From an optimization exercise on the open Yosys and OpenROAD flow, aimed at small area; shortcuts taken in it are not production practice.
The RTL was checked by simulation tests, not by an equivalence proof against the original design.
Power and IR drop assume default switching activity.

--- design/flow/run.sh ---
#!/bin/bash
# synth_recipe.tcl (not shown) runs the flow's synth.tcl, then flattens the netlist and writes it again
# the make line also repeats each setting of config.mk as NAME=value (left out here)
make -C /OpenROAD-flow-scripts/flow DESIGN_CONFIG=/design/flow/config.mk WORK_HOME=/design/flow/orfs CLKGATE_MAP_FILE= SYNTH_SCRIPT=/design/flow/synth_recipe.tcl finish
--- design/flow/config.mk ---
export PLATFORM = sky130hd
export DESIGN_NAME = EEG_PEA_ENG_PE
export DESIGN_NICKNAME = EEG_PEA_ENG_PE
export VERILOG_FILES = /design/flow/design.v
export SDC_FILE = /design/flow/constraint.sdc
export NUM_CORES = 4
export LEC_CHECK = 0
export CAP_MARGIN = 20
export CORE_MARGIN = 2
export CORE_UTILIZATION = 40
export PLACE_DENSITY = 0.6
export SLEW_MARGIN = 20
--- design/flow/constraint.sdc ---
create_clock -name core_clock -period 14.0 [get_ports {clk}]
set_input_delay 2.8000 -clock core_clock [delete_from_list [all_inputs] [get_ports {clk}]]
set_output_delay 2.8000 -clock core_clock [all_outputs]
set_load 0.01 [all_outputs]
--- design/flow/design.v ---
module CPM_CLP #(
    parameter DW = 12,
    parameter OW =  8
) (
    input  signed [DW -1:0] RAW_DAT,
    output signed [OW -1:0] CLP_DAT
);
wire signed [DW -1:0] raw_dat = RAW_DAT;
wire signed [OW -1:0] clp_dat;
assign CLP_DAT = clp_dat;
wire signed [DW -1:0] raw_dat_min = {{(DW-OW+1){1'd1}}, {(OW-1){1'd0}}};
wire signed [DW -1:0] raw_dat_max = {{(DW-OW+1){1'd0}}, {(OW-1){1'd1}}};
assign clp_dat = raw_dat<raw_dat_min ? {1'd1, {(OW-1){1'd0}}} : (raw_dat>raw_dat_max ? {1'd0, {(OW-1){1'd1}}} : raw_dat[0 +:OW]);
endmodule
module EEG_PEA_ENG_PE #(
    parameter DATA_ACT_DW =  8,
    parameter DATA_WEI_DW =  8,
    parameter DATA_OUT_DW =  8,
    parameter DATA_SUM_DW = 24,
    parameter DATA_SUM_NW =  8,
    parameter ARAM_ADD_AW = 12,
    parameter ORAM_ADD_AW = 10,
    parameter OMUX_ADD_AW =  8,
    parameter CONV_WEI_DW =  3,
    parameter CONV_RUN_DW =  4,
    parameter CONV_MUL_DW = 24,
    parameter CONV_SFT_DW =  8,
    parameter CONV_ADD_DW = 32
  )(
    input                             clk,
    input                             rst_n,
    output                            IS_IDLE,
    input  [CONV_RUN_DW         -1:0] CFG_CONV_RUN, 
    input  [CONV_WEI_DW         -1:0] CFG_CONV_WEI, 
    input  [CONV_WEI_DW         -1:0] CFG_CONV_PAD, 
    input  [CONV_MUL_DW         -1:0] CFG_CONV_MUL,
    input  [CONV_SFT_DW         -1:0] CFG_CONV_SFT,
    input  [CONV_ADD_DW         -1:0] CFG_CONV_ADD,
    input  [ORAM_ADD_AW         -1:0] CFG_CONV_LST,
    input                             DIN_VLD,
    input                             ACT_LST,
    input                             WEI_LST,
    output                            DIN_RDY,
    input  [DATA_ACT_DW         -1:0] ACT_DAT,
    input  [ARAM_ADD_AW         -1:0] ACT_ADD,
    input  [DATA_WEI_DW         -1:0] WEI_DAT,
    input  [CONV_WEI_DW         -1:0] WEI_IDX,
    output                            OUT_VLD,
    output                            OUT_LST,
    output [OMUX_ADD_AW         -1:0] OUT_ADD,
    input                             OUT_RDY,
    output [DATA_OUT_DW         -1:0] OUT_DAT
  );
localparam CONV_SUM_AW = $clog2(DATA_SUM_NW);
localparam CONV_CAL_DW = DATA_SUM_DW +CONV_MUL_DW +1;
localparam PE_STATE = 3;
localparam PE_IDLE  = 3'b001;
localparam PE_FLOW  = 3'b010;
localparam PE_PSUM  = 3'b100;
reg [PE_STATE -1:0] pe_cs;
reg [PE_STATE -1:0] pe_ns;
wire pe_idle = pe_cs == PE_IDLE;
wire pe_flow = pe_cs == PE_FLOW;
wire pe_psum = pe_cs == PE_PSUM;
genvar gen_i, gen_j;
wire [CONV_RUN_DW -1:0] cfg_conv_run = CFG_CONV_RUN;
wire [CONV_WEI_DW -1:0] cfg_conv_wei = CFG_CONV_WEI;
wire [CONV_WEI_DW -1:0] cfg_conv_pad = CFG_CONV_PAD;
wire [CONV_MUL_DW -1:0] cfg_conv_mul = CFG_CONV_MUL;
wire [5 -1:0] cfg_conv_sft = CFG_CONV_SFT[0 +:5];
wire [CONV_ADD_DW -1:0] cfg_conv_add = CFG_CONV_ADD;
wire [ORAM_ADD_AW -1:0] cfg_conv_lst = CFG_CONV_LST;
assign IS_IDLE = pe_idle;
wire                    din_vld = DIN_VLD;
reg                     din_rdy;
wire                    act_lst = ACT_LST;
wire                    wei_lst = WEI_LST;
wire [DATA_ACT_DW -1:0] act_dat = ACT_DAT;
reg  [ARAM_ADD_AW -1:0] act_add;
wire [DATA_WEI_DW -1:0] wei_dat = WEI_DAT;
wire [CONV_WEI_DW -1:0] wei_idx = WEI_IDX;
assign DIN_RDY = din_rdy; 
wire din_ena = DIN_VLD & DIN_RDY;
reg                     out_vld;
reg                     out_lst;
reg  [OMUX_ADD_AW -1:0] out_add;
wire                    out_rdy = OUT_RDY;
reg  [DATA_OUT_DW -1:0] out_dat;
assign OUT_DAT = out_dat;
assign OUT_VLD = out_vld;
assign OUT_LST = out_lst;
assign OUT_ADD = out_add;
wire out_ena = OUT_VLD & OUT_RDY;
reg [ARAM_ADD_AW -1:0] act_add_reg;
reg [CONV_WEI_DW -1:0] wei_idx_cnt;
reg [CONV_WEI_DW -1:0] out_idx_cnt;
reg psum_out_vld;
reg psum_cal_vld;
reg [2 -1:0] psum_cal_cnt;
wire [DATA_OUT_DW -1:0] psum_out_clp;
reg [ARAM_ADD_AW   :0] aram_add_reg;
reg [ARAM_ADD_AW   :0] psum_add_reg;
reg [DATA_SUM_NW -1:0][DATA_SUM_DW -1:0] psum_cal_reg;
reg [DATA_SUM_DW -1:0] psum_cal_tmp;
reg [DATA_SUM_DW -1:0] psum_out_reg;
reg [DATA_OUT_DW -1:0] psum_out_dat;
wire is_addr_out_range = act_add>(aram_add_reg+cfg_conv_pad*cfg_conv_run);
wire is_addr_hit_range_next = act_add<=(aram_add_reg+cfg_conv_pad*cfg_conv_run+cfg_conv_run);
wire pe_data_ena = din_ena;
reg  pe_last_din;
wire pe_flow_end = pe_last_din && ~psum_cal_vld && ~psum_out_vld;
wire pe_psum_rst = out_ena&&out_idx_cnt==cfg_conv_pad&&pe_psum; 
wire psum_out_lst = psum_add_reg==cfg_conv_lst;
always @( * )begin 
    din_rdy = ~pe_psum && ~pe_last_din && (~psum_cal_vld || ~is_addr_out_range || (psum_cal_vld && out_ena)) && (is_addr_hit_range_next || pe_idle); 
end
always @( * )begin    
    out_dat = psum_out_dat;
    out_vld = psum_out_vld;
    out_add = psum_add_reg;
    out_lst = psum_out_lst;
end
generate
    for( gen_i=0 ; gen_i < DATA_SUM_NW; gen_i = gen_i+1 ) begin : PSUM_BLOCK
        always @ ( posedge clk or negedge rst_n )begin
            if( ~rst_n )
                psum_cal_reg[gen_i] <= 'd0;
            else if( pe_psum_rst )
                psum_cal_reg[gen_i] <= 'd0;
            else if( pe_idle && din_ena && gen_i==0 )
                psum_cal_reg[gen_i] <= psum_cal_tmp;
            else if( pe_flow && din_ena )begin
                if(  is_addr_out_range )begin
                    if( gen_i==DATA_SUM_NW-1 )
                        psum_cal_reg[gen_i] <= 'd0;
                    else if(  gen_i==0 ) 
                        psum_cal_reg[gen_i] <= psum_cal_tmp;
                    else
                        psum_cal_reg[gen_i] <= psum_cal_reg[gen_i+1];
                end
                else begin
                    if( gen_i==wei_idx_cnt )
                        psum_cal_reg[gen_i] <= psum_cal_tmp;
                end
            end
            else if( pe_flow && din_vld && is_addr_out_range && (~psum_cal_vld || out_ena) && ~is_addr_hit_range_next )begin 
                if( gen_i==DATA_SUM_NW-1 )
                    psum_cal_reg[gen_i] <= 'd0;
                else
                    psum_cal_reg[gen_i] <= psum_cal_reg[gen_i+1];
            end
            else if( pe_psum && (~psum_cal_vld || out_ena) )begin
                if( gen_i==DATA_SUM_NW-1 )
                    psum_cal_reg[gen_i] <= 'd0;
                else
                    psum_cal_reg[gen_i] <= psum_cal_reg[gen_i+1];
            end
        end
    end
endgenerate
always @ ( * )begin
    wei_idx_cnt = wei_idx;
end
always @ ( * )begin
    act_add = pe_last_din ? act_add_reg : ACT_ADD;
end
always @ ( posedge clk or negedge rst_n )begin
    if( ~rst_n )
        act_add_reg <= 'd0;
    else if( din_ena )
        act_add_reg <= act_add;
end
always @ ( posedge clk or negedge rst_n )begin
    if( ~rst_n )
        pe_last_din <= 'd0;
    else if( pe_psum_rst )
        pe_last_din <= 'd0;
    else if( din_ena&&act_lst&&wei_lst )
        pe_last_din <= 'd1;
end
always @ ( posedge clk or negedge rst_n )begin
    if( ~rst_n )
        out_idx_cnt <= 'd0;
    else if( pe_psum_rst )
        out_idx_cnt <= 'd0;
    else if( pe_psum && out_ena )
        out_idx_cnt <= out_idx_cnt +'d1;
end
always @ ( * )begin
    psum_out_dat = psum_out_clp;
end
always @ ( posedge clk or negedge rst_n )begin
    if( ~rst_n )
        psum_out_reg <= 'd0;
    else if( pe_psum_rst )
        psum_out_reg <= 'd0;
    else if( is_addr_out_range && din_vld && (~psum_cal_vld || out_ena) )
        psum_out_reg <= psum_cal_reg[0];
    else if( pe_psum && (~psum_cal_vld || out_ena) )
        psum_out_reg <= psum_cal_reg[0];
end
always @ ( * )begin
    psum_out_vld = psum_cal_vld && &psum_cal_cnt;
end
always @ ( posedge clk or negedge rst_n )begin
    if( ~rst_n )
        psum_cal_vld <= 'd0;
    else if( pe_psum_rst )
        psum_cal_vld <= 'd0;
    else if( ~pe_idle && is_addr_out_range && din_vld )
        psum_cal_vld <= 'd1;
    else if( out_ena && ~pe_psum )
        psum_cal_vld <= 'd0;
    else if( pe_psum )
        psum_cal_vld <= 'd1;
end
always @ ( posedge clk or negedge rst_n )begin
    if( ~rst_n )
        psum_cal_cnt <= 'd0;
    else if( out_ena )
        psum_cal_cnt <= 'd0;
    else if( psum_cal_vld && psum_cal_cnt!='d3 )
        psum_cal_cnt <= psum_cal_cnt +'d1;
end
wire [8 -1:0] cfg_conv_mul_sel = &psum_cal_cnt ? 'd0 : cfg_conv_mul[8*psum_cal_cnt +:8];
wire signed [DATA_SUM_DW+9 -1:0] psum_cal_mul = $signed(psum_out_reg)*$signed({1'd0, cfg_conv_mul_sel});
wire signed [CONV_CAL_DW   -1:0] psum_cal_sft = psum_cal_mul<<<(8*psum_cal_cnt);
reg  signed [CONV_CAL_DW   -1:0] psum_cal_sum;
always @ ( posedge clk or negedge rst_n )begin
    if( ~rst_n )
        psum_cal_sum <= 'd0;
    else if( pe_idle || out_ena )
        psum_cal_sum <= {{(CONV_CAL_DW-CONV_ADD_DW){cfg_conv_add[CONV_ADD_DW-1]}},cfg_conv_add};
    else if( psum_cal_vld )
        psum_cal_sum <= psum_cal_sum +psum_cal_sft;
end
wire signed [CONV_CAL_DW -1:0] psum_out_mul = &psum_cal_cnt ? psum_cal_sum : {CONV_CAL_DW{1'd0}};
wire signed [CONV_CAL_DW -1:0] psum_out_sft = $signed(psum_out_mul)>>>cfg_conv_sft;
wire                           psum_rnd_bit = cfg_conv_sft=='d0 ? 'd0 : psum_out_mul[cfg_conv_sft-1];
wire signed [CONV_CAL_DW -1:0] psum_out_rnd = $signed(psum_out_sft) +$signed({1'd0, psum_rnd_bit});
CPM_CLP #( CONV_CAL_DW, DATA_OUT_DW ) PSUM_OUT_CLP_U( psum_out_rnd, psum_out_clp);
always @ ( posedge clk or negedge rst_n )begin
    if( ~rst_n )
        aram_add_reg <= 'd0;
    else if( pe_psum_rst )
        aram_add_reg <= 'd0;
    else if( pe_idle && din_ena )
        aram_add_reg <= ACT_ADD;
    else if( pe_flow && din_vld && is_addr_out_range && (~psum_cal_vld || out_ena) )
        aram_add_reg <= aram_add_reg+cfg_conv_run;
    else if( pe_psum && (~psum_cal_vld || out_ena) )
        aram_add_reg <= aram_add_reg+cfg_conv_run;
end
always @ ( posedge clk or negedge rst_n )begin
    if( ~rst_n )
        psum_add_reg <= 'd0;
    else if( pe_psum_rst )
        psum_add_reg <= 'd0;
    else if( pe_flow && din_vld && is_addr_out_range && (~psum_cal_vld || out_ena) )
        psum_add_reg <= aram_add_reg;
    else if( pe_psum && (~psum_cal_vld || out_ena) )
        psum_add_reg <= aram_add_reg;
end
wire [CONV_WEI_DW -1:0] wei_idx_cnt_fix = is_addr_out_range ? 'd1 : wei_idx_cnt;
always @ ( * )begin
    psum_cal_tmp = $signed(ACT_DAT)*$signed(WEI_DAT) +$signed(psum_cal_reg[wei_idx_cnt_fix]);
end
always @ ( * )begin
  case( pe_cs )
    PE_IDLE: pe_ns = pe_data_ena ? PE_FLOW : pe_cs;
    PE_FLOW: pe_ns = pe_flow_end ? PE_PSUM : pe_cs;
    PE_PSUM: pe_ns = pe_psum_rst ? PE_IDLE : pe_cs;
    default: pe_ns = PE_IDLE;
  endcase
end
always @ ( posedge clk or negedge rst_n )begin
    if( ~rst_n )
        pe_cs <= PE_IDLE;
    else
        pe_cs <= pe_ns;
end
endmodule
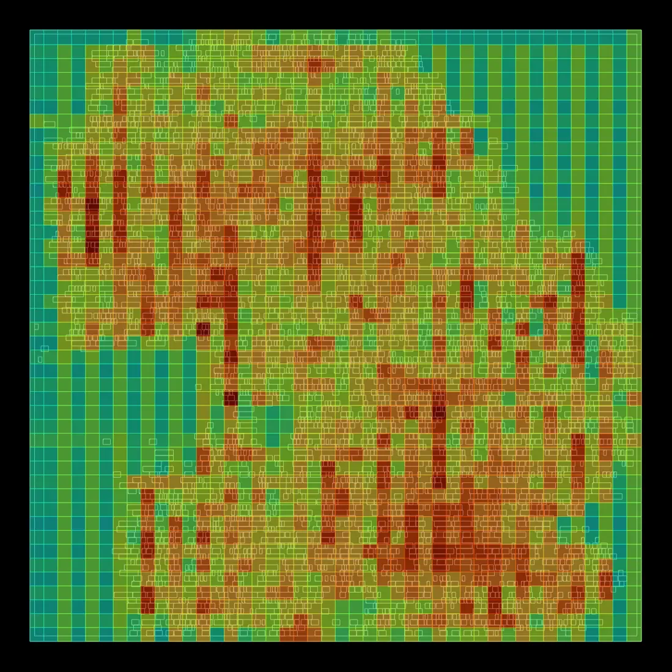
Fig. 1. Routing congestion map.
average wire per standard cell: 19.8 um
met3 capacity usage during global routing: 0.0396
most heavily used metal layer in global routing: met1

==> summary.txt <==
- The final total power is 0.00451 W.
- After technology mapping, the gate count stands at 4220.
- The number of antenna diodes in the final layout is 3.
- Gates resized during post-CTS repair numbered 0.
- The count of non-CTS buffers in the layout is 260.
- Among all stages on the critical path, the largest delay is contributed by sky130_fd_sc_hd__fa_1.
- Of the total synthesized cell area, the portion taken by XOR and XNOR cells is 0.0396.
- The mean instance size in the synthesized netlist is 8.53 um^2.
- The floorplan step defined a core boundary enclosing 89600 um^2.
- The TritonCTS buffer count is 39.
- The maximum number of pins on one net before global-route repair is 84.
- The number of ordinary inverters in the final layout is 369.
- The flip-flop cell with the highest count after synthesis is sky130_fd_sc_hd__dfrtp_1.
- Detailed placement ended at an HPWL of 81.7 mm.
- The final sum of negative setup slack is 0 ns.
- After the last flow step, the layout net total stands at 4869.
- The library cell used most frequently in the layout, excluding fill and tap cells, is sky130_fd_sc_hd__nand2_1.
- The first global-routing pass estimated 172 mm of wire.
- The most prevalent standard cell on the critical path is sky130_fd_sc_hd__fa_1.
- The flow ran to the end and the layout has no timing, DRC or antenna violations.
- The total number of multi-input combinational cells is 3287.
- During I/O placement, the number of pins put on the boundary was 141.
- The number of flops mapped to enable cells by yosys is 0.
- The total leakage power is 18.2 nW.
- The worst clock skew is 0.0345 ns.
- The timing-limited maximum frequency is 0.0759 GHz.
- The die covers 92400 um^2.
- The top cell types in the final layout, fill and taps aside, are 605 x sky130_fd_sc_hd__nand2_1, 364 x sky130_fd_sc_hd__inv_1, 309 x sky130_fd_sc_hd__dfrtp_1, 264 x sky130_fd_sc_hd__fa_1, 242 x sky130_fd_sc_hd__a21oi_1.
- The cell area after placement is 38900 um^2.
- The clock sink count is 313.
- The netlist area before placement is 36000 um^2.
- The total area of multi-input combinational cells is 25900 um^2.
- For this run, the number of Yosys warnings is 1.
- STA classifies the critical path startpoint as a primary input.
- The compound-gate portion of the synthesized area is 0.185.
- The multiplexer area fraction after synthesis is 0.0904.
- Global routing finished with a remaining overflow of 0.
- The cell class with the largest area share is multi-input gates.
- The count of final hold-check violations is 0.
- The dominant combinational cell family by area after synthesis is adder cells.
- The clock period minus final worst setup slack is 13.17 ns.
- The global router's overall resource usage is 0.232.
- The commonest cells after synthesis are 607 x sky130_fd_sc_hd__nand2_1, 364 x sky130_fd_sc_hd__inv_1, 312 x sky130_fd_sc_hd__dfrtp_1, 264 x sky130_fd_sc_hd__fa_1, 242 x sky130_fd_sc_hd__a21oi_1.
- The most numerous cell in the Yosys netlist is sky130_fd_sc_hd__nand2_1.
- The number of vias after detailed routing is 31300.
- In the routed design, unresolved DRC markers number 0.
- Data on the critical path is required at its endpoint by 14.51 ns.
- Setup violations remaining at the end of the flow were counted as 0.
- The worst-case setup margin in the final layout is 0.832 ns.
- The count of H-tree levels built during CTS is 2.
- Of the total synthesized cell area, the portion taken by full adders, half adders and majority gates is 0.221.
- The detailed-routing iteration count for the pre-antenna-repair pass is 6.
- Measured on the final layout, buffering overhead outside the clock network stands at 0.0573.
- STA puts the critical path data arrival time at 13.68 ns.
- Of the total synthesized cell area, the portion taken by AND, OR, NAND and NOR gates is 0.178.
- In this run the worst path has a maximum fanout of 9.
- The number of rows created at floorplan is 110.
- Of the available clock period, the critical path in the final layout requires 0.941.
- The die extent in y is 304 um.
- The placer congestion estimate is 0.955.
- The largest incremental delay on the critical path is 0.54 ns.
- The buffers inserted during post-CTS setup optimization is 0.
- For this run, the share of the core covered by cells in the final layout is 0.449.
- Of the total standard cell area in the layout, the sequential portion is 0.195.
- Setup repair after global routing left no endpoint under its margin.
- The clock reaches the later pin of the worst-skew pair after 0.60 ns.
- The worst-margin pin slew is 1.15 ns.
- The count of pins over their slew limit is 0.
- The post-layout instance area is 40200 um^2.
- In the routed layout, each cell is associated on average with a via count of 5.71.
- The detail route stage leaves a number of antenna-violating nets equal to 0.
- By area the synthesized netlist is led by sky130_fd_sc_hd__dfrtp_1 22%, sky130_fd_sc_hd__fa_1 15%, sky130_fd_sc_hd__ha_1 7.4%.
- In this run the deepest clock path goes through 3 buffers.
- Fill cells in the final layout number 8724.
- The filler-free cell count of the finished design is 5477.
- Prior to clock tree synthesis, the placed netlist has a worst setup slack of -0.0615 ns.
- The ratio of total power to cell area is 112 nW/um^2.
- The worst setup path is of the primary input to flop kind.
- The sequential cells in the finished layout cover a total of 7840 um^2.
- The register with the most flip-flops in the layout has 192 of them.
- Of the synthesized area, sequential elements account for 0.218.
- The number of distinct library cells after synthesis is 94.
- The fraction of layout instances using a drive strength above 1 is 0.0828.
- The number of global-route vias before repair is 29900.
- The number of DRC violations after detailed-routing iteration 0 is 3210.
- The port buffer count is 134.
- The overall die width is 304 um.
- After clock tree synthesis, the clock-pin slew on the worst setup and hold paths is 0.06 ns.
- The final layout contains routed wiring with a total length of 108 mm.
- The worst hold-check slack is 0.470 ns.
- TritonCTS built the clock tree.
- The flip-flop and latch count is 313.
- The worst pin sits at a relative slew slack of 0.234.
- The worst hold path belongs to the class flop to flop.
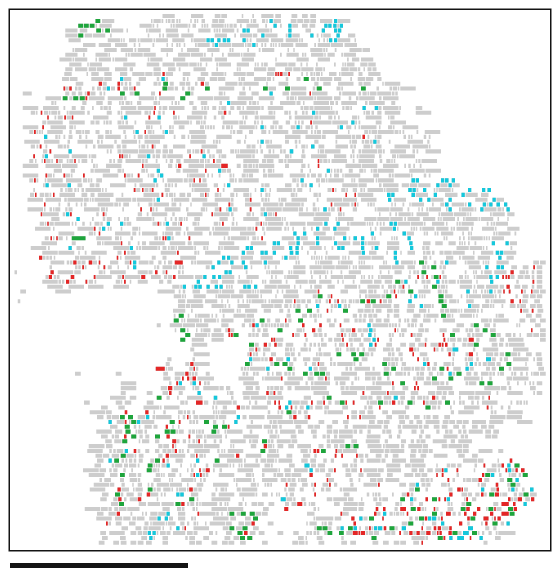
Fig. 2. Gate-type map.
The bar under the picture is 100 um long.
Key: red = nor cells [cells 363, where widely spread]; cyan = and/or cells [cells 274, where widely spread]; green = xor and xnor cells [cells 161, where widely spread]

==> power breakdown <==
part	switching (W)	leakage (nW)	total, W	internal [W]
Combinational	0.00148	13.3	0.00250	0.00102
Sequential	0.0000227	4.24	0.000938	0.000916
Clock	0.000451	0.641	0.00107	0.000616
==> critical path, delay by kind of cell <==
kind,cells,cell delay (ns)
XOR/XNOR,1,0.35
buffers and inverters,11,1.55
adder cells (fa/ha/maj),10,4.34
AND/OR/NAND/NOR,12,2.02
AO/OA/AOI/OAI,14,2.56
==> per-layer routing <==
layer | vias to the layer above | track usage | part of all wire
met3 | 129 | 0.0396 | 0.073
met5 | - | 0 | 0
met1 | 15400 | 0.350 | 0.47
met4 | 0 | 0.0491 | 0.019
li1 | 14800 | - | -
met2 | 1048 | 0.345 | 0.43
==> path summary, 6_finish.rpt <==
kind,from,to,cells after the start
worst max-delay path,CFG_CONV_PAD[1],psum_cal_reg[191],48
worst min-delay path,psum_add_reg[11],psum_add_reg[11],2
worst max register to register,psum_cal_cnt[1],psum_cal_sum[48],39
worst min register to register,psum_add_reg[11],psum_add_reg[11],2
max in group asynchronous,rst_n,psum_out_reg[5],3
min in group asynchronous,rst_n,psum_cal_reg[142],1

## re-timing with driven ports
The flow's constraints put no driver on any port. The routed layout listed below was extracted and timed again, unchanged, in two steps. Step 1, drivers: a clkbuf_16 drives clk and a buf_2 each remaining input, both assumed. Step 2 moves the port delays by t, midway between the first and last clock arrival at a register: inputs arrive t later, outputs are due t later. That takes back most of the time a late clock gives input paths. a / b / c = ideal / step 1 / step 2; a / b = the first two.
t, ns: 0.653
slack for setup (ns): 0.832 / 0.883 / 0.231
worst register clock-pin slew, ns: 0.08 / 0.08
worst data-port slew with drivers (ns): 0.09
After both steps setup and hold are still met in this run. The setup slack of this run moves by +0.051 ns with the drivers and by -0.601 ns with both steps.
